Context: an optimization exercise on an open-source flow, tuned for small area, a short achievable clock period and few clock cycles. The choices shown serve that exercise and are no tape-out recipe. Function was checked by simulation only, so behaviour that the tests miss may differ from the original. The series may have gaps, and a smaller design here may also do less where the tests do not look. No activity file was given, so power comes from the tool's default toggle rates.

### design/flow/flow/run.sh
#!/bin/bash
# The standard layout (standard.sh: same synthesis, floorplan, power grid,
# placement, CTS and routing), with timing repair asked to keep 11 ns of setup slack
# on the 16 ns clock so that the achieved period is shorter.
set -euo pipefail
bash standard.sh SETUP_SLACK_MARGIN=11 finish > standard_flow.log 2>&1
### design/flow/standard.sh
#!/bin/bash
# synth_recipe.tcl (not shown) runs the flow's synth.tcl, then flattens the netlist and writes it again
# the make line also repeats each setting of config.mk as NAME=value (left out here)
make -C /OpenROAD-flow-scripts/flow DESIGN_CONFIG=/design/flow/config.mk WORK_HOME=/design/flow/orfs CLKGATE_MAP_FILE= SYNTH_SCRIPT=/design/flow/synth_recipe.tcl "${@:-finish}"
### design/flow/config.mk
export PLATFORM = sky130hd
export DESIGN_NAME = cpu
export DESIGN_NICKNAME = cpu
export VERILOG_FILES = /design/flow/design.v
export SDC_FILE = /design/flow/constraint.sdc
export NUM_CORES = 4
export LEC_CHECK = 0
export CAP_MARGIN = 20
export CORE_MARGIN = 2
export CORE_UTILIZATION = 40
export PLACE_DENSITY = 0.6
export SLEW_MARGIN = 20
### design/flow/constraint.sdc
create_clock -name core_clock -period 16.0 [get_ports {clk}]
set_input_delay 3.2000 -clock core_clock [delete_from_list [all_inputs] [get_ports {clk}]]
set_output_delay 3.2000 -clock core_clock [all_outputs]
set_load 0.01 [all_outputs]
### design/flow/design.v
`timescale 1ns / 1ps
module cpu(
    input clk,
    input resetn,
    output inst_sram_en,
    output [3:0] inst_sram_wen,
    output [31:0] inst_sram_addr,
    output [31:0] inst_sram_wdata,
    input [31:0] inst_sram_rdata,
    output data_sram_en,
    output [3:0] data_sram_wen,
    output [31:0] data_sram_addr,
    output [31:0] data_sram_wdata,
    input [31:0] data_sram_rdata,
    output [31:0] debug_wb_pc,
    output [3:0] debug_wb_rf_wen,
    output [4:0] debug_wb_rf_wnum,
    output [31:0] debug_wb_rf_wdata
    );
    wire rst = ~resetn;
    reg  rstS;
    always @(posedge clk)
        rstS <= rst;
    wire        stallD, redirD, redirE, redirM, excTaken;
    wire [31:0] targetD, targetE, targetM;
    reg  [31:0] pcF;
    reg  [2:0]  pcFtop;      
    wire [31:0] pcNext = redirM ? targetM :
                         redirE ? targetE :
                         stallD ? pcF :
                         redirD ? targetD : {pcF[31:2] + 30'd1, pcF[1:0]};
    assign inst_sram_en    = 1'b1;
    assign inst_sram_wen   = 4'd0;
    assign inst_sram_addr  = {pcFtop, pcF[28:0]};
    assign inst_sram_wdata = 32'd0;
    always @(posedge clk) begin
        if (rst) begin
            pcF <= 32'd0;
            pcFtop <= 3'd0;
        end
        else begin
            pcF <= pcNext;
            pcFtop <= (pcNext[31:30] == 2'b10) ? 3'b000 : pcNext[31:29];
        end
    end
    reg  [31:0] pcT, bufT;
    reg         vT, heldT;
    wire [31:0] irT = heldT ? bufT : inst_sram_rdata;
    always @(posedge clk) begin
        if (rst || redirM || redirE) begin
            vT    <= 1'b0;
            heldT <= 1'b0;
        end
        else if (stallD) begin
            if (!heldT) begin
                bufT  <= inst_sram_rdata;
                heldT <= 1'b1;
            end
        end
        else begin
            vT    <= ~redirD;
            pcT   <= pcF;
            heldT <= 1'b0;
        end
    end
    reg  [31:0] irD, pcD;
    reg         vD;
    always @(posedge clk) begin
        if (rst || redirM)
            vD <= 1'b0;
        else if (!stallD) begin
            vD  <= vT & ~redirE;
            irD <= irT;
            pcD <= pcT;
        end
    end
    wire [5:0] op = irD[31:26];
    wire [5:0] fn = irD[5:0];
    wire [4:0] rs = irD[25:21];
    wire [4:0] rt = irD[20:16];
    wire [4:0] rd = irD[15:11];
    wire [15:0] imm = irD[15:0];
    wire rtype  = (op == 6'h00);
    wire i_sll  = rtype && fn == 6'h00;
    wire i_srl  = rtype && fn == 6'h02;
    wire i_sra  = rtype && fn == 6'h03;
    wire i_sllv = rtype && fn == 6'h04;
    wire i_srlv = rtype && fn == 6'h06;
    wire i_srav = rtype && fn == 6'h07;
    wire i_jr   = rtype && fn == 6'h08;
    wire i_jalr = rtype && fn == 6'h09;
    wire i_sys  = rtype && fn == 6'h0c;
    wire i_brk  = rtype && fn == 6'h0d;
    wire i_mfhi = rtype && fn == 6'h10;
    wire i_mthi = rtype && fn == 6'h11;
    wire i_mflo = rtype && fn == 6'h12;
    wire i_mtlo = rtype && fn == 6'h13;
    wire i_mult = rtype && fn == 6'h18;
    wire i_multu= rtype && fn == 6'h19;
    wire i_div  = rtype && fn == 6'h1a;
    wire i_divu = rtype && fn == 6'h1b;
    wire i_add  = rtype && fn == 6'h20;
    wire i_addu = rtype && fn == 6'h21;
    wire i_sub  = rtype && fn == 6'h22;
    wire i_subu = rtype && fn == 6'h23;
    wire i_and  = rtype && fn == 6'h24;
    wire i_or   = rtype && fn == 6'h25;
    wire i_xor  = rtype && fn == 6'h26;
    wire i_nor  = rtype && fn == 6'h27;
    wire i_slt  = rtype && fn == 6'h2a;
    wire i_sltu = rtype && fn == 6'h2b;
    wire regimm   = (op == 6'h01);
    wire i_bltz   = regimm && rt == 5'h00;
    wire i_bgez   = regimm && rt == 5'h01;
    wire i_bltzal = regimm && rt == 5'h10;
    wire i_bgezal = regimm && rt == 5'h11;
    wire i_j      = (op == 6'h02);
    wire i_jal    = (op == 6'h03);
    wire i_beq    = (op == 6'h04);
    wire i_bne    = (op == 6'h05);
    wire i_blez   = (op == 6'h06) && rt == 5'h00;
    wire i_bgtz   = (op == 6'h07) && rt == 5'h00;
    wire i_addi   = (op == 6'h08);
    wire i_addiu  = (op == 6'h09);
    wire i_slti   = (op == 6'h0a);
    wire i_sltiu  = (op == 6'h0b);
    wire i_andi   = (op == 6'h0c);
    wire i_ori    = (op == 6'h0d);
    wire i_xori   = (op == 6'h0e);
    wire i_lui    = (op == 6'h0f);
    wire cop0     = (op == 6'h10);
    wire i_mfc0   = cop0 && rs == 5'h00;
    wire i_mtc0   = cop0 && rs == 5'h04;
    wire i_eret   = cop0 && fn == 6'h18;
    wire i_lb     = (op == 6'h20);
    wire i_lh     = (op == 6'h21);
    wire i_lw     = (op == 6'h23);
    wire i_lbu    = (op == 6'h24);
    wire i_lhu    = (op == 6'h25);
    wire i_sb     = (op == 6'h28);
    wire i_sh     = (op == 6'h29);
    wire i_sw     = (op == 6'h2b);
    wire cal_r  = i_add | i_addu | i_sub | i_subu | i_and | i_or | i_xor | i_nor | i_slt | i_sltu;
    wire shiftv = i_sllv | i_srlv | i_srav;
    wire shifti = i_sll | i_srl | i_sra;
    wire cal_i  = i_addi | i_addiu | i_slti | i_sltiu | i_andi | i_ori | i_xori | i_lui;
    wire isBr   = i_beq | i_bne | i_bltz | i_bgez | i_bltzal | i_bgezal | i_blez | i_bgtz;
    wire isJ    = i_j | i_jal;
    wire isJr   = i_jr | i_jalr;
    wire isLd   = i_lb | i_lh | i_lw | i_lbu | i_lhu;
    wire isSt   = i_sb | i_sh | i_sw;
    wire isMd   = i_mult | i_multu | i_div | i_divu;
    wire isMdAny= isMd | i_mthi | i_mtlo | i_mfhi | i_mflo;
    wire link   = i_jal | i_jalr | i_bltzal | i_bgezal;
    wire ri     = ~(cal_r | shiftv | shifti | cal_i | isBr | isJ | isJr | isLd | isSt |
                    isMdAny | i_mfc0 | i_mtc0 | i_eret | i_sys | i_brk);
    wire wrRd  = cal_r | shiftv | shifti | i_mfhi | i_mflo | i_jalr;
    wire wrRt  = cal_i | isLd | i_mfc0;
    wire wr31  = i_jal | i_bltzal | i_bgezal;
    wire [4:0] dstD = wrRd ? rd : wrRt ? rt : wr31 ? 5'd31 : 5'd0;
    wire wenD  = (wrRd | wrRt | wr31) && dstD != 5'd0;
    wire useRs = cal_r | shiftv | cal_i | isLd | isSt | i_beq | i_bne | regimm | i_blez | i_bgtz |
                 isJr | isMd | i_mthi | i_mtlo;
    wire useRt = cal_r | shiftv | shifti | isSt | i_beq | i_bne | isMd | i_mtc0;
    wire useRsE = cal_r | shiftv | cal_i | isLd | isSt | i_beq | i_bne | i_bltz | i_bgez |
                  i_bltzal | i_bgezal | i_blez | i_bgtz | isJr | isMd | i_mthi | i_mtlo;
    wire useRtE = cal_r | shiftv | shifti | i_beq | i_bne | isMd;
    reg         vE, wenE, lateE;
    reg  [4:0]  dstE;
    reg         vM, wenM, lateM;
    reg  [4:0]  dstM;
    reg         vR, wenR;
    reg  [4:0]  dstR;
    reg         wenW;
    reg  [4:0]  dstW;
    reg  [31:0] resM, resR, resW;
    wire mE_rs = vE && wenE && dstE == rs;
    wire mM_rs = vM && wenM && dstM == rs;
    wire mR_rs = vR && wenR && dstR == rs;
    wire mW_rs = wenW && dstW == rs;
    wire mE_rt = vE && wenE && dstE == rt;
    wire mM_rt = vM && wenM && dstM == rt;
    wire mR_rt = vR && wenR && dstR == rt;
    wire mW_rt = wenW && dstW == rt;
    reg [31:0] rf [1:31];
    integer k;
    always @(posedge clk) begin
        for (k = 1; k < 32; k = k + 1)
            if (rstS)
                rf[k] <= 32'd0;
            else if (wenW && dstW == k)
                rf[k] <= resW;
    end
    wire [31:0] rfA = (rs == 5'd0) ? 32'd0 : rf[rs];
    wire [31:0] rfB = (rt == 5'd0) ? 32'd0 : rf[rt];
    wire [31:0] valA = mM_rs ? resM : mR_rs ? resR : mW_rs ? resW : rfA;
    wire [31:0] valB = mM_rt ? resM : mR_rt ? resR : mW_rt ? resW : rfB;
    reg  mdBusy;
    reg  mdMultiE;
    wire hazA = useRs && ((mE_rs && lateE) || (mM_rs && lateM));
    wire hazB = useRt && ((mE_rt && lateE) || (mM_rt && lateM));
    wire hazMd = isMdAny && (mdBusy || (vE && mdMultiE));
    assign stallD = vD && (hazA || hazB || hazMd) && !redirM;
    wire [31:0] brTarget = {pcT[31:2] + {{14{imm[15]}}, imm}, pcT[1:0]};
    wire [31:0] jTarget  = {pcT[31:28], irD[25:0], 2'b00};
    wire predT = isBr && imm[15];
    assign targetD = isJ ? jTarget : brTarget;
    assign redirD = vD && (isJ || predT);
    reg lastBJ;
    always @(posedge clk) begin
        if (rstS || redirM)
            lastBJ <= 1'b0;
        else if (vD && !stallD)
            lastBJ <= isBr | isJ | isJr;
    end
    wire [2:0] rselD = (i_slt | i_sltu | i_slti | i_sltiu) ? 3'd1 :
                       (i_and | i_or | i_xor | i_nor | i_andi | i_ori | i_xori | ri | i_sys | i_brk) ? 3'd2 :
                       (shiftv | shifti) ? 3'd3 :
                       (i_mfhi | i_mflo) ? 3'd4 :
                       link ? 3'd5 : 3'd0;
    wire [1:0] lopD = (i_or | i_ori) ? 2'd1 : (i_xor | i_xori) ? 2'd2 : i_nor ? 2'd3 : 2'd0;
    wire subD  = i_sub | i_subu | i_slt | i_sltu | i_slti | i_sltiu;
    wire unsD  = i_sltu | i_sltiu;
    wire useImmD = cal_i | isLd | isSt;
    wire sextD = ~(i_andi | i_ori | i_xori);
    wire [2:0] brcD = i_beq ? 3'd0 : i_bne ? 3'd1 : (i_bgez | i_bgezal) ? 3'd2 :
                      (i_bltz | i_bltzal) ? 3'd3 : i_bgtz ? 3'd4 : 3'd5;
    wire [1:0] sizeD = (i_sh | i_lh | i_lhu) ? 2'd1 : (i_sb | i_lb | i_lbu) ? 2'd2 : 2'd0;
    reg  [31:0] pcE, aE, bE, altE;
    reg  [15:0] immE;
    reg  [2:0]  rselE, brcE;
    reg  [1:0]  lopE, sizeE;
    reg         subE, unsE, useImmE, sextE, luiE, shVarE, shLeftE, shArE;
    reg         fwdMaE, fwdWaE, fwdMbE, fwdWbE;
    reg         brE, predE, jrE, ldE, stE, ldSignE, mfc0E, mtc0E, eretE;
    reg         ovE, feE, riE, sysE, brkE, bdE;
    reg         mdStartE, mdSgnE, mdDivE, mthiE, mtloE, hiSelE;
    reg  [4:0]  rsE, rtE;
    reg         uRsE, uRtE, uRt2E;
    always @(posedge clk) begin
        if (rst || redirM || stallD || !vD) begin
            vE <= 1'b0; wenE <= 1'b0; lateE <= 1'b0;
            brE <= 1'b0; jrE <= 1'b0; ldE <= 1'b0; stE <= 1'b0;
            mfc0E <= 1'b0; mtc0E <= 1'b0; eretE <= 1'b0;
            ovE <= 1'b0; feE <= 1'b0; riE <= 1'b0; sysE <= 1'b0; brkE <= 1'b0;
            mdStartE <= 1'b0; mdMultiE <= 1'b0; mthiE <= 1'b0; mtloE <= 1'b0;
        end
        else begin
            vE <= 1'b1; wenE <= wenD; lateE <= isLd | i_mfc0;
            brE <= isBr; jrE <= isJr; ldE <= isLd; stE <= isSt;
            mfc0E <= i_mfc0; mtc0E <= i_mtc0; eretE <= i_eret;
            ovE <= i_add | i_addi | i_sub; feE <= pcD[1:0] != 2'b00;
            riE <= ri; sysE <= i_sys; brkE <= i_brk;
            mdStartE <= isMd; mdMultiE <= isMd; mthiE <= i_mthi; mtloE <= i_mtlo;
        end
        begin
            pcE <= pcD;
            dstE <= dstD;
            aE <= valA;
            bE <= link ? pcF : valB;
            altE <= predT ? pcF : brTarget;
            immE <= imm;
            rselE <= rselD; lopE <= lopD; subE <= subD; unsE <= unsD;
            useImmE <= useImmD; sextE <= sextD; luiE <= i_lui;
            shVarE <= shiftv; shLeftE <= i_sll | i_sllv; shArE <= i_sra | i_srav;
            fwdMaE <= mE_rs; fwdWaE <= ~mE_rs & ~mM_rs & mR_rs;
            fwdMbE <= mE_rt & ~link; fwdWbE <= ~mE_rt & ~mM_rt & mR_rt & ~link;
            brcE <= brcD; predE <= predT;
            sizeE <= sizeD; ldSignE <= i_lb | i_lh;
            bdE <= lastBJ;
            mdSgnE <= i_mult | i_div; mdDivE <= i_div | i_divu; hiSelE <= i_mfhi;
            rsE <= rs; rtE <= rt; uRsE <= useRsE; uRtE <= useRtE; uRt2E <= isSt | i_mtc0;
        end
    end
    wire [31:0] fa = fwdMaE ? resM : fwdWaE ? resW : aE;
    wire [31:0] fb = fwdMbE ? resM : fwdWbE ? resW : bE;
    wire [31:0] immX = luiE ? {immE, 16'd0} : {{16{sextE & immE[15]}}, immE};
    wire [31:0] opB = useImmE ? immX : fb;
    wire [32:0] sum = {~unsE & fa[31], fa} + ({~unsE & opB[31], opB} ^ {33{subE}}) + {32'd0, subE};
    wire overflow = sum[32] ^ sum[31];
    wire [31:0] logicR = (lopE == 2'd0) ? (fa & opB) :
                         (lopE == 2'd1) ? (fa | opB) :
                         (lopE == 2'd2) ? (fa ^ opB) : ~(fa | opB);
    wire [4:0]  shamt = shVarE ? fa[4:0] : immE[10:6];
    wire [31:0] shIn;
    wire [31:0] shOut;
    genvar gi;
    generate
        for (gi = 0; gi < 32; gi = gi + 1) begin : g_rev
            assign shIn[gi] = shLeftE ? fb[31 - gi] : fb[gi];
        end
    endgenerate
    wire signed [32:0] shX = {shArE & fb[31], shIn};
    wire [32:0] shWide = shX >>> shamt;
    generate
        for (gi = 0; gi < 32; gi = gi + 1) begin : g_rev2
            assign shOut[gi] = shLeftE ? shWide[31 - gi] : shWide[gi];
        end
    endgenerate
    reg  [31:0] HI, LO;
    reg         negHI, negLO;
    wire [31:0] hlRaw = hiSelE ? HI : LO;
    wire        hlNeg = hiSelE ? negHI : negLO;
    wire [31:0] hlVal = hlNeg ? (32'd0 - hlRaw) : hlRaw;
    wire [31:0] resE = (rselE == 3'd1) ? {31'd0, sum[32]} :
                       (rselE == 3'd2) ? logicR :
                       (rselE == 3'd3) ? shOut :
                       (rselE == 3'd4) ? hlVal :
                       (rselE == 3'd5) ? bE : sum[31:0];
    wire eq   = (fa == fb);
    wire zero = (fa == 32'd0);
    wire neg  = fa[31];
    wire taken = (brcE == 3'd0) ? eq :
                 (brcE == 3'd1) ? ~eq :
                 (brcE == 3'd2) ? ~neg :
                 (brcE == 3'd3) ? neg :
                 (brcE == 3'd4) ? (~neg & ~zero) : (neg | zero);
    reg  [1:0] gDBP;
    reg        h1Ld, h1Mf, h1Gadj, h1Fire, h2Ld, pendFire;
    reg  [4:0] h1Dst, h2Dst;
    wire useH1a = (uRsE && rsE == h1Dst) || (uRtE && rtE == h1Dst);
    wire useH1b = useH1a || (uRt2E && rtE == h1Dst);
    wire useH2a = (uRsE && rsE == h2Dst) || (uRtE && rtE == h2Dst);
    wire gadj   = ~h1Fire & ~((h1Ld & useH1b) | (h1Mf & useH1a)) & ~(h1Gadj & h2Ld & useH2a);
    wire sUse   = vD && ((useRsE && rs == h1Dst) || (useRtE && rt == h1Dst));
    wire quirk  = brE & gadj & h1Ld & sUse;
    wire gPred  = gDBP[1];
    wire tEff   = taken & ~quirk;
    wire gFire  = quirk ? gPred : (gPred != taken);
    wire linkKill = quirk & (gPred != taken);
    always @(posedge clk) begin
        if (rstS || redirM) begin
            gDBP <= 2'b10;
            h1Ld <= 1'b0; h1Mf <= 1'b0; h2Ld <= 1'b0; h1Gadj <= 1'b0;
            h1Fire <= 1'b1; pendFire <= 1'b0;
        end
        else if (vE) begin
            h2Ld <= h1Ld; h2Dst <= h1Dst;
            h1Ld <= ldE & wenE; h1Mf <= mfc0E & wenE; h1Dst <= dstE; h1Gadj <= gadj;
            h1Fire <= brE ? quirk : pendFire;
            pendFire <= brE & gFire;
            if (brE) begin
                if (tEff && gDBP != 2'b11)
                    gDBP <= gDBP + 2'b01;
                else if (!tEff && gDBP != 2'b00)
                    gDBP <= gDBP - 2'b01;
            end
        end
    end
    assign redirE  = vE && ((brE && (tEff != predE)) || jrE);
    assign targetE = jrE ? fa : altE;
    wire [1:0] addrLo = sum[1:0];
    wire misal = (sizeE == 2'd0) ? (addrLo != 2'b00) : (sizeE == 2'd1) ? addrLo[0] : 1'b0;
    wire ovf   = ovE & overflow;
    wire adel  = ldE & misal;
    wire ades  = stE & misal;
    wire excBaseE = feE | riE | sysE | brkE;
    wire [3:0] beE = (sizeE == 2'd0) ? 4'b1111 :
                     (sizeE == 2'd1) ? (addrLo[1] ? 4'b1100 : 4'b0011) :
                     (4'b0001 << addrLo);
    wire [31:0] wdE = (sizeE == 2'd0) ? fb :
                      (sizeE == 2'd1) ? {fb[15:0], fb[15:0]} : {4{fb[7:0]}};
    reg  exl;
    reg  [32:0] mdM;         
    reg  [2:0]  accX;        
    reg         mbit, mdDiv, mdSgn, mdFirst, mdNegQ, mdNegR;
    reg  [5:0]  mdCnt;
    wire mdGo = vE && !redirM && !(feE && !exl);
    wire aZero = (fa == 32'd0);
    wire bZero = (fb == 32'd0);
    wire [31:0] absA = (mdSgnE & fa[31]) ? (32'd0 - fa) : fa;
    wire [31:0] absB = (mdSgnE & fb[31]) ? (32'd0 - fb) : fb;
    wire [32:0] dr = {HI, LO[31]};
    wire [33:0] dd = {1'b0, dr} - {2'b00, mdM[31:0]};
    wire        dq = ~dd[33];
    wire        divSmall = LO < mdM[31:0];
    wire [34:0] macc = {accX, HI};
    reg         mLast, bSel1, bSel2, bNeg;
    wire [2:0]  nbits = (mdCnt == 6'd15) ? {2'b00, LO[1] & ~mdSgn} : LO[3:1];
    wire [2:0]  sbits = {fb[1:0], 1'b0};
    wire [34:0] mM  = {{2{mdM[32]}}, mdM};
    wire [34:0] m2M = {mdM[32], mdM, 1'b0};
    wire        mNeg = bNeg;
    wire [34:0] mSel = bSel2 ? m2M : bSel1 ? mM : 35'd0;
    wire [34:0] mt = macc + (mSel ^ {35{mNeg}}) + {34'd0, mNeg};
    always @(posedge clk) begin
        if (rstS) begin
            HI <= 32'd0; LO <= 32'd0; negHI <= 1'b0; negLO <= 1'b0;
            mdBusy <= 1'b0;
        end
        else if (mdGo && mthiE) begin
            HI <= fa; negHI <= 1'b0;
        end
        else if (mdGo && mtloE) begin
            LO <= fa; negLO <= 1'b0;
        end
        else if (mdGo && mdStartE) begin
            negHI <= 1'b0; negLO <= 1'b0;
            mdCnt <= 6'd0; mdFirst <= 1'b1;
            mdDiv <= mdDivE; mdSgn <= mdSgnE;
            mdNegQ <= mdSgnE & (fa[31] ^ fb[31]);
            mdNegR <= mdSgnE & fa[31];
            if (mdDivE) begin
                if (bZero) begin
                    HI <= fa; LO <= 32'hffffffff;
                end
                else begin
                    HI <= 32'd0; LO <= absA; mdM <= {1'b0, absB};
                    mdBusy <= 1'b1;
                end
            end
            else begin
                if (aZero | bZero) begin
                    HI <= 32'd0; LO <= 32'd0;
                end
                else begin
                    HI <= 32'd0; accX <= 3'd0; LO <= fb; mbit <= 1'b0; mLast <= 1'b0;
                    bSel2 <= (sbits == 3'b011 || sbits == 3'b100);
                    bSel1 <= ~(sbits == 3'b011 || sbits == 3'b100 || sbits == 3'b000 || sbits == 3'b111);
                    bNeg  <= sbits[2] & ~(sbits[1] & sbits[0]);
                    mdM <= {mdSgnE & fa[31], fa};
                    mdBusy <= 1'b1;
                end
            end
        end
        else if (mdBusy) begin
            mdCnt <= mdCnt + 6'd1;
            mdFirst <= 1'b0;
            if (mdDiv) begin
                if (mdFirst && divSmall) begin
                    HI <= LO; LO <= 32'd0;
                    negHI <= mdNegR; negLO <= 1'b0;
                    mdBusy <= 1'b0;
                end
                else begin
                    HI <= dq ? dd[31:0] : dr[31:0];
                    LO <= {LO[30:0], dq};
                    if (mdCnt == 6'd31) begin
                        negHI <= mdNegR; negLO <= mdNegQ;
                        mdBusy <= 1'b0;
                    end
                end
            end
            else if (mLast) begin
                HI <= mt[31:0];
                mdBusy <= 1'b0;
            end
            else begin
                {accX, HI} <= {mt[34], mt[34], mt[34:2]};
                LO <= {mt[1:0], LO[31:2]};
                mbit <= LO[1];
                mLast <= (mdCnt == 6'd15);
                bSel2 <= (nbits == 3'b011 || nbits == 3'b100);
                bSel1 <= ~(nbits == 3'b011 || nbits == 3'b100 || nbits == 3'b000 || nbits == 3'b111);
                bNeg  <= nbits[2] & ~(nbits[1] & nbits[0]);
            end
        end
    end
    reg  [31:0] pcM, wdM;
    reg  [3:0]  beM;
    reg         ldM, stM, mfc0M, mtc0M, eretM, bdM, ldSignM;
    reg         excBaseM, ovfM, adelM, stFaultM, feM, riM, sysM, brkM;
    reg  [1:0]  sizeM;
    reg  [4:0]  cregM;
    reg  [3:0]  dwenM;       
    reg         denM;
    reg  [2:0]  daddrTopM;   
    wire exlNext = (mtc0M && cregM == 5'd12) ? wdM[1] : exl;
    always @(posedge clk) begin
        if (rst || redirM || !vE) begin
            dwenM <= 4'd0; denM <= 1'b0;
            vM <= 1'b0; wenM <= 1'b0; lateM <= 1'b0;
            ldM <= 1'b0; stM <= 1'b0; mfc0M <= 1'b0; mtc0M <= 1'b0; eretM <= 1'b0;
            excBaseM <= 1'b0; ovfM <= 1'b0; adelM <= 1'b0; stFaultM <= 1'b0;
        end
        else begin
            vM <= 1'b1; wenM <= wenE & ~linkKill; lateM <= lateE;
            dwenM <= (stE && !((feE | ades) && !exlNext)) ? beE : 4'd0;
            denM <= ldE | stE;
            ldM <= ldE; stM <= stE; mfc0M <= mfc0E; mtc0M <= mtc0E; eretM <= eretE;
            excBaseM <= excBaseE; ovfM <= ovf; adelM <= adel; stFaultM <= feE | ades;
        end
        pcM <= pcE; dstM <= dstE; resM <= resE; wdM <= wdE; beM <= beE;
        sizeM <= sizeE; ldSignM <= ldSignE; bdM <= bdE;
        feM <= feE; riM <= riE; sysM <= sysE; brkM <= brkE;
        cregM <= immE[15:11];
        daddrTopM <= (sum[31:30] == 2'b10) ? 3'b000 : sum[31:29];
    end
    assign excTaken = (excBaseM | ovfM | adelM | stFaultM) & ~exl;
    wire [4:0] codeM = feM ? 5'd4 : riM ? 5'd10 : ovfM ? 5'd12 : sysM ? 5'd8 :
                       brkM ? 5'd9 : adelM ? 5'd4 : 5'd5;
    assign redirM   = excTaken || eretM;
    assign data_sram_en    = denM;
    assign data_sram_wen   = dwenM;
    assign data_sram_addr  = {daddrTopM, resM[28:0]};
    assign data_sram_wdata = wdM;
    reg  [31:0] epc, badvaddr;
    reg  [32:0] count;
    reg  [7:0]  im;
    reg         ie, cbd;
    reg  [4:0]  exccode;
    assign targetM = excTaken ? 32'hBFC00380 : epc;
    wire [31:0] cp0rd = (cregM == 5'd14) ? epc :
                        (cregM == 5'd13) ? {cbd, 15'd0, 8'd0, 1'b0, exccode, 2'b00} :
                        (cregM == 5'd12) ? {9'd0, 1'b1, 6'd0, im, 6'd0, exl, ie} :
                        (cregM == 5'd9)  ? count[32:1] :
                        (cregM == 5'd8)  ? badvaddr : 32'd88488848;
    always @(posedge clk) begin
        if (rstS) begin
            epc <= 32'd0; badvaddr <= 32'd0; count <= 33'd0; im <= 8'd0;
            ie <= 1'b0; exl <= 1'b0; cbd <= 1'b0; exccode <= 5'd0;
        end
        else begin
            count <= count + 33'd1;
            if (excTaken) begin
                exl <= 1'b1;
                cbd <= bdM;
                epc <= bdM ? pcM - 32'd4 : pcM;
                exccode <= codeM;
                badvaddr <= resM;
            end
            else if (eretM) begin
                exl <= 1'b0;
                cbd <= 1'b0;
            end
            else if (mtc0M) begin
                if (cregM == 5'd9)
                    count <= {wdM, 1'b0};
                else if (cregM == 5'd12) begin
                    im <= wdM[15:8];
                    exl <= wdM[1];
                    ie <= wdM[0];
                end
                else if (cregM == 5'd14)
                    epc <= wdM;
            end
        end
    end
    reg  [31:0] pcR;
    reg         ldR, ldSignR;
    reg  [1:0]  sizeR;
    always @(posedge clk) begin
        if (rst || !vM) begin
            vR <= 1'b0; wenR <= 1'b0; ldR <= 1'b0;
        end
        else begin
            vR <= 1'b1; wenR <= wenM & ~excTaken; ldR <= ldM;
        end
        pcR <= pcM; dstR <= dstM; sizeR <= sizeM; ldSignR <= ldSignM;
        resR <= mfc0M ? cp0rd : resM;
    end
    wire [31:0] rdat = data_sram_rdata;
    wire [7:0]  ldByte = (resR[1:0] == 2'd0) ? rdat[7:0] : (resR[1:0] == 2'd1) ? rdat[15:8] :
                         (resR[1:0] == 2'd2) ? rdat[23:16] : rdat[31:24];
    wire [15:0] ldHalf = resR[1] ? rdat[31:16] : rdat[15:0];
    wire [31:0] ldVal = (sizeR == 2'd0) ? rdat :
                        (sizeR == 2'd1) ? {{16{ldSignR & ldHalf[15]}}, ldHalf} :
                                          {{24{ldSignR & ldByte[7]}}, ldByte};
    reg  [31:0] pcW;
    always @(posedge clk) begin
        if (rst || !vR)
            wenW <= 1'b0;
        else
            wenW <= wenR;
        pcW <= pcR; dstW <= dstR;
        resW <= ldR ? ldVal : resR;
    end
    assign debug_wb_pc       = pcW;
    assign debug_wb_rf_wen   = {4{wenW}};
    assign debug_wb_rf_wnum  = dstW;
    assign debug_wb_rf_wdata = resW;
endmodule
==> flow_results.xml, run 1 <==
<?xml version="1.0" encoding="UTF-8"?>
<metrics>
  <group name="logic_synthesis">
    <metric name="xor_xnor_cell_area_share_of_the_yosys_netlist" unit="">0.0383</metric>
    <metric name="synth.mux.area_fraction" unit="">0.0438</metric>
    <metric name="synth-warning-count" unit="">34</metric>
    <metric name="syn_area_per_cell" unit="um^2">7.89</metric>
    <metric name="largest_family_of_logic_cells_by_synthesized_area" unit="">compound AO/OA/AOI/OAI gates</metric>
    <metric name="synth_top_area_share" unit="">0.336</metric>
    <metric name="synth_seq_cells" unit="">1892</metric>
    <metric name="synthesis.instances" unit="">12900</metric>
    <metric name="synth_most_common_cell" unit="">sky130_fd_sc_hd__nand2_1</metric>
    <metric name="synth_adder_area_share" unit="">0.0291</metric>
  </group>
  <group name="clock_network">
    <metric name="clockBufferDepth" unit="">3</metric>
    <metric name="cts-root-buf" unit="">sky130_fd_sc_hd__clkbuf_16</metric>
    <metric name="worst_setup_hold_path_clk_slew" unit="ns">0.07</metric>
    <metric name="number_of_gates_given_a_new_drive_strength_after_cts" unit="">566</metric>
  </group>
  <group name="route">
    <metric name="routed-wl-met3" unit="mm">91.4</metric>
    <metric name="met2RoutedLength" unit="mm">248</metric>
    <metric name="maxUsedRoutingLayer" unit="">met5</metric>
    <metric name="drt_iter0_markers" unit="">24600</metric>
    <metric name="drt_drc_violations_left" unit="">0</metric>
    <metric name="m1_wire_length" unit="mm">218</metric>
  </group>
  <group name="timing">
    <metric name="number_of_hold_slack_violations_in_the_final_timing_report" unit="">0</metric>
    <metric name="hold_ws" unit="ns">0.300</metric>
    <metric name="rsz0062_at_grt" unit="">yes</metric>
    <metric name="post-route-worst-setup-slack" unit="ns">10.63</metric>
    <metric name="final.setup.tns" unit="ns">0</metric>
    <metric name="finalWorstPathRequiredPeriod" unit="ns">5.37</metric>
    <metric name="worst-slew-pin-transition" unit="ns">1.35</metric>
    <metric name="slew_headroom" unit="">0.0938</metric>
    <metric name="finClkSkew" unit="ns">0.0887</metric>
    <metric name="fmax" unit="MHz">186</metric>
  </group>
  <group name="grt">
    <metric name="met3_usage" unit="">0.193</metric>
    <metric name="vias_in_the_first_global_route" unit="">102000</metric>
    <metric name="grt.met1_usage" unit="">0.545</metric>
    <metric name="largest_net_degree_at_the_start_of_global_routing" unit="">222</metric>
    <metric name="grt.met2_usage" unit="">0.642</metric>
    <metric name="grt.overflow.total" unit="">0</metric>
    <metric name="antenna_found_initial" unit="">72</metric>
  </group>
  <group name="finish">
    <metric name="layout_commonest_cell" unit="">sky130_fd_sc_hd__nand2_1</metric>
    <metric name="largest_registers" unit="">rf: 992 flops, count: 33 flops, mdM: 33 flops</metric>
    <metric name="instances_no_fill" unit="">16200</metric>
    <metric name="most-common-layout-cells" unit="">sky130_fd_sc_hd__nand2_1, sky130_fd_sc_hd__a21oi_1, sky130_fd_sc_hd__dfxtp_1, sky130_fd_sc_hd__nor2_1, sky130_fd_sc_hd__a22oi_1</metric>
    <metric name="inverters_excl_clock" unit="">214</metric>
    <metric name="final-seq-area" unit="um^2">40100</metric>
    <metric name="layout.nonclk_buf_frac" unit="">0.0545</metric>
    <metric name="layout-area-overhead-vs-synth" unit="%">14.7</metric>
    <metric name="clkCellAreaFrac" unit="">0.0629</metric>
    <metric name="layout.nets" unit="">12900</metric>
    <metric name="non_clock_buffer_count" unit="">681</metric>
    <metric name="largest_cell_class" unit="">multi-input gates</metric>
    <metric name="proportion_of_cell_area_occupied_by_multi_input_gates" unit="">0.494</metric>
  </group>
  <group name="critical_path">
    <metric name="crit_path_to" unit="">bE[8]$_DFF_P_</metric>
    <metric name="rr_worst_depth" unit="">9</metric>
    <metric name="startpoint_type" unit="">register</metric>
    <metric name="setup.worst_path.class" unit="">register to register</metric>
    <metric name="path_max_fanout" unit="">22</metric>
    <metric name="cp_cell_sequence" unit="">nand2b_1 &gt; nor2_4 &gt; buf_4 &gt; a22oi_1 &gt; nand3_1 &gt; nor3_1 &gt; o21ai_0 &gt; o221ai_1 &gt; o21ai_0</metric>
    <metric name="crit_arrival" unit="ns">6.15</metric>
    <metric name="regToRegSetupSlack" unit="ns">10.63</metric>
    <metric name="crit_cells" unit="">9</metric>
    <metric name="crit_path_max_incr_delay" unit="ns">0.95</metric>
    <metric name="crit_family" unit="">simple AND/OR/NAND/NOR gates</metric>
  </group>
  <group name="hold_path">
    <metric name="timing.hold.worst.start" unit="">sizeM[0]$_DFF_P_</metric>
  </group>
  <group name="power_and_ir_drop">
    <metric name="power.leakage" unit="nW">41.3</metric>
    <metric name="part_of_the_total_power_dissipated_in_sequential_elements" unit="">0.437</metric>
    <metric name="power.total" unit="mW">11.6</metric>
    <metric name="power_frac_clock" unit="">0.450</metric>
    <metric name="power_combinational" unit="mW">1.30</metric>
    <metric name="power.group.top" unit="">the clock network</metric>
  </group>
  <group name="floorplanning">
    <metric name="num_io_pins" unit="">277</metric>
    <metric name="core.rowCount" unit="">184</metric>
  </group>
  <group name="place">
    <metric name="dp_worst_setup_slack" unit="ns">9.71</metric>
    <metric name="placedInstanceArea" unit="um^2">107000</metric>
  </group>
  <group name="outcome">
    <metric name="outcome" unit="">no timing/DRC/antenna violations</metric>
  </group>
</metrics>
Testbench counts for the RTL of run 1, summed over its fixed seeds: cycles 25,965.
Run 1, floorplan with the power grid:
The bar under the picture is 200 um long. Pins as bars on the die edge. Tap cells in grey.
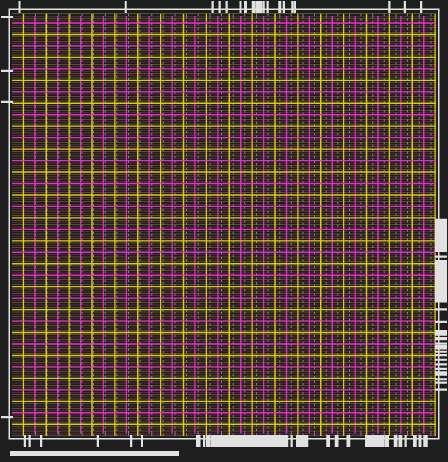
legend:
  VDD:
    colour: magenta
  VSS:
    colour: yellow
rows: 184
signal pins: 277
met1 rails: 185
worst voltage drop across the vdd grid: 0.000106 V
core area: 252000 um^2
chip height: 508 um

Run 1, the clock network:
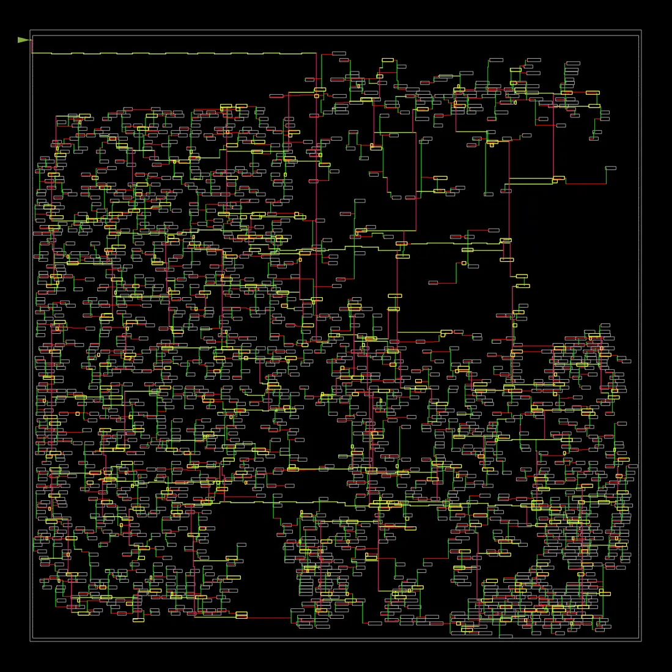
clock group total power: 5.21 mW
total of clock buffers placed in the layout: 278
TritonCTS Buffers: 204
total clock sinks: 1892
latest clock arrival within the worst-skew pair: 0.94 ns

Run 1, routed metal per tile:
The die is cut into 25 by 25 equal tiles; white is low, dark blue is high, scaled to the fullest tile. Values are wire area over tile area, all layers added.
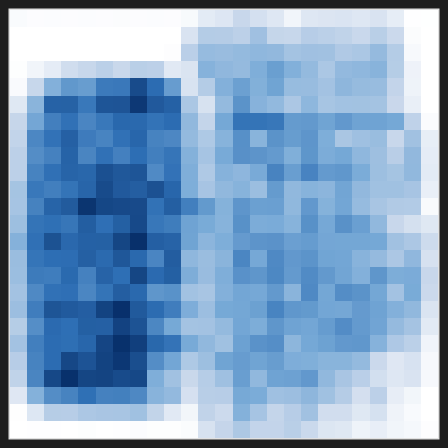
tiles over half the peak: 44%
densest ninth of the die: middle left
nearly empty tiles: 8.3%
mean over tiles: 0.46
mean routed wirelength per cell: 38.5 um
number of vias after detailed routing: 113000
Post-Route WL: 623 mm
Total GRT Usage: 0.459

Run 1, where the registers sit:
The bar under the picture is 200 um long. Other sequential cells in the stronger grey, the rest of the logic in the fainter grey.
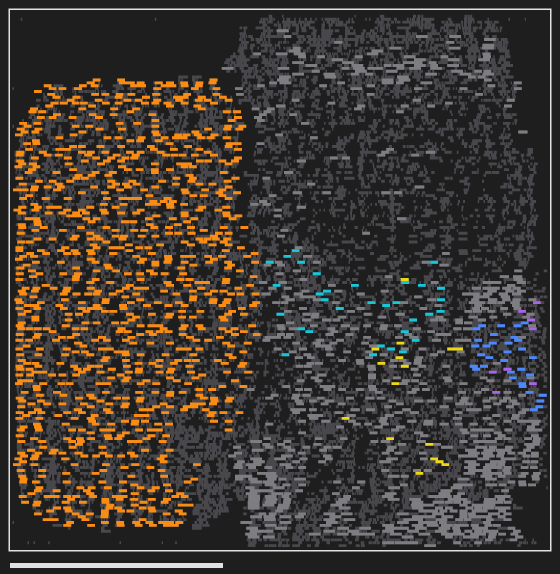

==> run 2: changes to the inputs <==
==> design/flow/run.sh (new file) <==
#!/bin/bash
# synth_recipe.tcl (not shown) runs the flow's synth.tcl, then flattens the netlist and writes it again
# the make line also repeats each setting of config.mk as NAME=value (left out here)
make -C /OpenROAD-flow-scripts/flow DESIGN_CONFIG=/design/flow/config.mk WORK_HOME=/design/flow/orfs CLKGATE_MAP_FILE= SYNTH_SCRIPT=/design/flow/synth_recipe.tcl finish
removed: design/flow/flow/run.sh
removed: design/flow/standard.sh
Run 2, where the registers sit:
The bar under the picture is 200 um long. Other sequential cells in the stronger grey, the rest of the logic in the fainter grey.
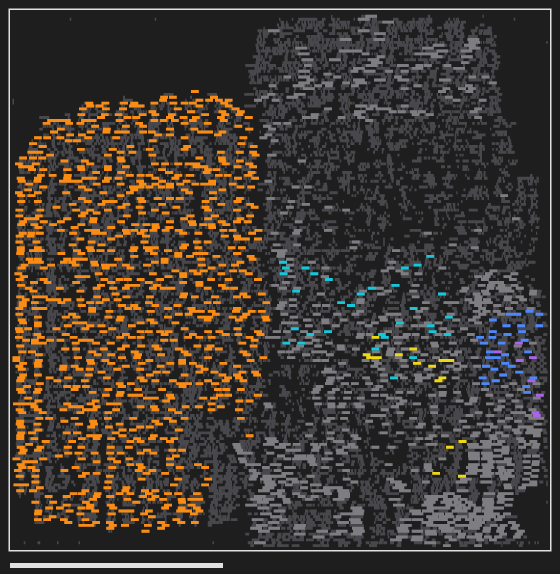
legend:
  count:
    colour: blue
    flops: 33
  rf:
    colour: orange
    flops: 992
  immE:
    colour: yellow
    flops: 16
  bE:
    colour: cyan
    flops: 32
  im:
    colour: purple
    flops: 8
not coloured: 811
sequential cell power: 5.08 mW
final core occ: 0.455
sequential share of cell area: 0.347

Run 2, routed metal per tile:
The die is cut into 25 by 25 equal tiles; white is low, dark blue is high, scaled to the fullest tile. Values are wire area over tile area, all layers added.
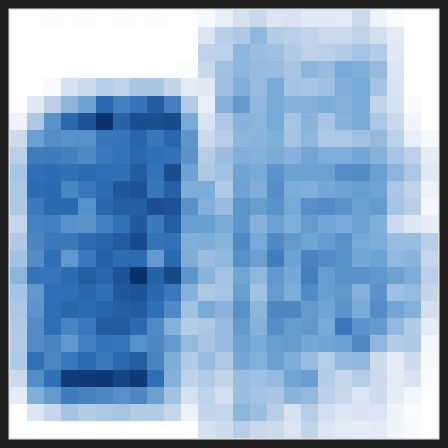
tiles over half the peak: 41%
densest ninth of the die: middle left
mean over tiles: 0.44
fullest tile: 1.0
nearly empty tiles: 12%
number of vias after detailed routing: 112000
Total GRT Usage: 0.440
mean routed wirelength per cell: 37.2 um

==> flow_results.xml, run 2 <==
<?xml version="1.0" encoding="UTF-8"?>
<metrics>
  <group name="power_and_ir_drop">
    <metric name="power.total" unit="mW">11.5</metric>
    <metric name="power_frac_clock" unit="">0.456</metric>
    <metric name="power.combinational.fraction" unit="">0.102</metric>
    <metric name="power_combinational" unit="mW">1.17</metric>
    <metric name="power.leakage" unit="nW">40.0</metric>
    <metric name="power.group.top" unit="">the clock network</metric>
  </group>
  <group name="clock_network">
    <metric name="clockBufferDepth" unit="">3</metric>
    <metric name="clock_insertion_delay_worst_skew" unit="ns">0.96</metric>
    <metric name="cts-root-buf" unit="">sky130_fd_sc_hd__clkbuf_16</metric>
    <metric name="worst_setup_hold_path_clk_slew" unit="ns">0.06</metric>
    <metric name="number_of_gates_given_a_new_drive_strength_after_cts" unit="">0</metric>
    <metric name="post_cts.repair.setup_buffers" unit="">0</metric>
    <metric name="clock_sinks" unit="">1892</metric>
  </group>
  <group name="timing">
    <metric name="finalWorstPathRequiredPeriod" unit="ns">6.40</metric>
    <metric name="fmax" unit="MHz">156</metric>
    <metric name="post-route-worst-setup-slack" unit="ns">9.60</metric>
    <metric name="slew_headroom" unit="">0.0561</metric>
    <metric name="finClkSkew" unit="ns">0.112</metric>
    <metric name="setup_violations" unit="">0</metric>
    <metric name="worst-slew-pin-transition" unit="ns">1.41</metric>
    <metric name="number_of_hold_slack_violations_in_the_final_timing_report" unit="">0</metric>
    <metric name="hold_ws" unit="ns">0.324</metric>
    <metric name="rsz0062_at_grt" unit="">no</metric>
    <metric name="final.setup.tns" unit="ns">0</metric>
  </group>
  <group name="critical_path">
    <metric name="cp_cell_sequence" unit="">buf_4 &gt; mux2i_1 &gt; o21ai_2 &gt; buf_4 &gt; inv_1 &gt; ha_1 &gt; and4_1 &gt; and3_1 &gt; a311oi_1 &gt; o21ai_0 &gt; o211a_1 &gt; and2_1 &gt; a221oi_4 &gt; buf_4 &gt; and2_1 &gt; buf_4</metric>
    <metric name="r2r-end" unit="">pcT[29]$_DFFE_PP_</metric>
    <metric name="crit_family" unit="">buffers and inverters</metric>
    <metric name="crit_path_to" unit="">pcT[29]$_DFFE_PP_</metric>
    <metric name="rr_worst_depth" unit="">16</metric>
    <metric name="crit_path_max_incr_delay" unit="ns">1.00</metric>
    <metric name="cp_num_buf_inv" unit="">5</metric>
    <metric name="crit_cells" unit="">16</metric>
    <metric name="startpoint_type" unit="">register</metric>
    <metric name="path_max_fanout" unit="">61</metric>
    <metric name="crit_arrival" unit="ns">7.02</metric>
    <metric name="regToRegSetupSlack" unit="ns">9.60</metric>
    <metric name="setup.worst_path.class" unit="">register to register</metric>
    <metric name="startpoint" unit="">fwdWaE$_DFF_P_</metric>
  </group>
  <group name="hold_path">
    <metric name="holdCritPathClass" unit="">register to register</metric>
    <metric name="timing.hold.worst.start" unit="">pcE[12]$_DFF_P_</metric>
    <metric name="hold-path-endpoint" unit="">pcM[12]$_DFF_P_</metric>
  </group>
  <group name="grt">
    <metric name="grt.met1_usage" unit="">0.523</metric>
    <metric name="grt.overflow.total" unit="">0</metric>
    <metric name="vias_in_the_first_global_route" unit="">101000</metric>
    <metric name="met3_usage" unit="">0.181</metric>
    <metric name="grt.met2_usage" unit="">0.614</metric>
    <metric name="largest_net_degree_at_the_start_of_global_routing" unit="">181</metric>
    <metric name="grt.busiest_layer" unit="">met2</metric>
    <metric name="antenna_found_initial" unit="">60</metric>
  </group>
  <group name="finish">
    <metric name="layout.nets" unit="">12800</metric>
    <metric name="layout_commonest_cell" unit="">sky130_fd_sc_hd__nand2_1</metric>
    <metric name="multi_input_area" unit="um^2">57200</metric>
    <metric name="non_clock_buffer_count" unit="">599</metric>
    <metric name="final-seq-area" unit="um^2">39800</metric>
    <metric name="inverters_excl_clock" unit="">214</metric>
    <metric name="largest_registers" unit="">rf: 992 flops, count: 33 flops, mdM: 33 flops</metric>
    <metric name="most-common-layout-cells" unit="">sky130_fd_sc_hd__nand2_1, sky130_fd_sc_hd__dfxtp_1, sky130_fd_sc_hd__a21oi_1, sky130_fd_sc_hd__nor2_1, sky130_fd_sc_hd__a22oi_1</metric>
    <metric name="layout-area-overhead-vs-synth" unit="%">13.0</metric>
    <metric name="clock_buffers" unit="">287</metric>
    <metric name="clkCellAreaFrac" unit="">0.0646</metric>
    <metric name="layout.nonclk_buf_frac" unit="">0.0448</metric>
    <metric name="instances_no_fill" unit="">16100</metric>
    <metric name="largest_cell_class" unit="">multi-input gates</metric>
    <metric name="proportion_of_cell_area_occupied_by_multi_input_gates" unit="">0.499</metric>
  </group>
  <group name="floorplanning">
    <metric name="core.rowCount" unit="">184</metric>
    <metric name="num_io_pins" unit="">277</metric>
    <metric name="floorplan.core_area" unit="um^2">252000</metric>
  </group>
  <group name="logic_synthesis">
    <metric name="largest_family_of_logic_cells_by_synthesized_area" unit="">compound AO/OA/AOI/OAI gates</metric>
    <metric name="synth.mux.area_fraction" unit="">0.0438</metric>
    <metric name="synth_top_area_share" unit="">0.336</metric>
    <metric name="xor_xnor_cell_area_share_of_the_yosys_netlist" unit="">0.0383</metric>
    <metric name="synthesis.instances" unit="">12900</metric>
    <metric name="synth_ff_type" unit="">sky130_fd_sc_hd__dfxtp_1</metric>
    <metric name="post_synth_num_cell_types" unit="">101</metric>
    <metric name="syn_area_per_cell" unit="um^2">7.89</metric>
    <metric name="synth_seq_cells" unit="">1892</metric>
    <metric name="synth-warning-count" unit="">34</metric>
    <metric name="synth_adder_area_share" unit="">0.0291</metric>
    <metric name="synth_most_common_cell" unit="">sky130_fd_sc_hd__nand2_1</metric>
  </group>
  <group name="place">
    <metric name="placedInstanceArea" unit="um^2">107000</metric>
    <metric name="dp_worst_setup_slack" unit="ns">9.60</metric>
  </group>
  <group name="route">
    <metric name="drt_iter0_markers" unit="">24300</metric>
    <metric name="drt_drc_violations_left" unit="">0</metric>
    <metric name="maxUsedRoutingLayer" unit="">met5</metric>
    <metric name="met2RoutedLength" unit="mm">236</metric>
    <metric name="routed_wl" unit="mm">598</metric>
    <metric name="routed-wl-met3" unit="mm">88.4</metric>
    <metric name="m1_wire_length" unit="mm">209</metric>
  </group>
  <group name="outcome">
    <metric name="outcome" unit="">no timing/DRC/antenna violations</metric>
  </group>
</metrics>
Run 2, the clock network:
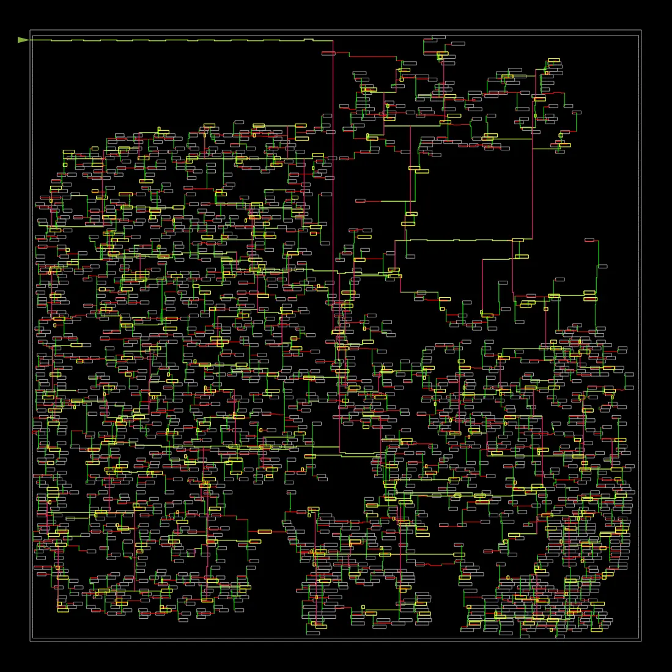
TritonCTS Buffers: 205
clock group total power: 5.25 mW

Run 2, floorplan with the power grid:
The bar under the picture is 200 um long. Pins as bars on the die edge. Tap cells in grey.
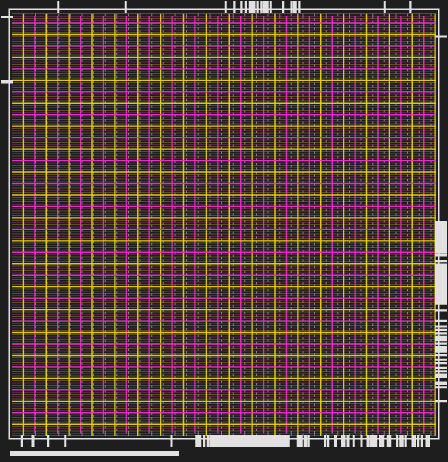
legend:
  VDD:
    colour: magenta
  VSS:
    colour: yellow
signal pins: 277
met5 straps: 36
met4 straps: 37
horizontal die dimension: 508 um
worst voltage drop across the vdd grid: 0.000121 V

[port drivers added, routing unchanged]
The flow's constraints put no driver on any port. The routed layouts listed below were extracted and timed again, unchanged, in two steps.
Step 1 assumes that a clkbuf_16 drives the clock port and a buf_2 every other input.
Step 2 also shifts input and output timing later by t, the mid clock arrival at the registers, as if the neighbouring blocks saw the same clock.
Three values: no drivers, after step 1, after step 2; two values: the first two.
run	t, ns	setup slack, ns	worst register clock-pin slew, ns
run 1	0.998	10.628 / 10.628 / 10.035	0.07 / 0.07
run 2	0.998	9.600 / 9.600 / 9.420	0.07 / 0.07
After both steps setup and hold are still met in every run listed. For run 1, which loses most, drivers alone change the setup slack by 0.000 ns; drivers and shift together by -0.593 ns.
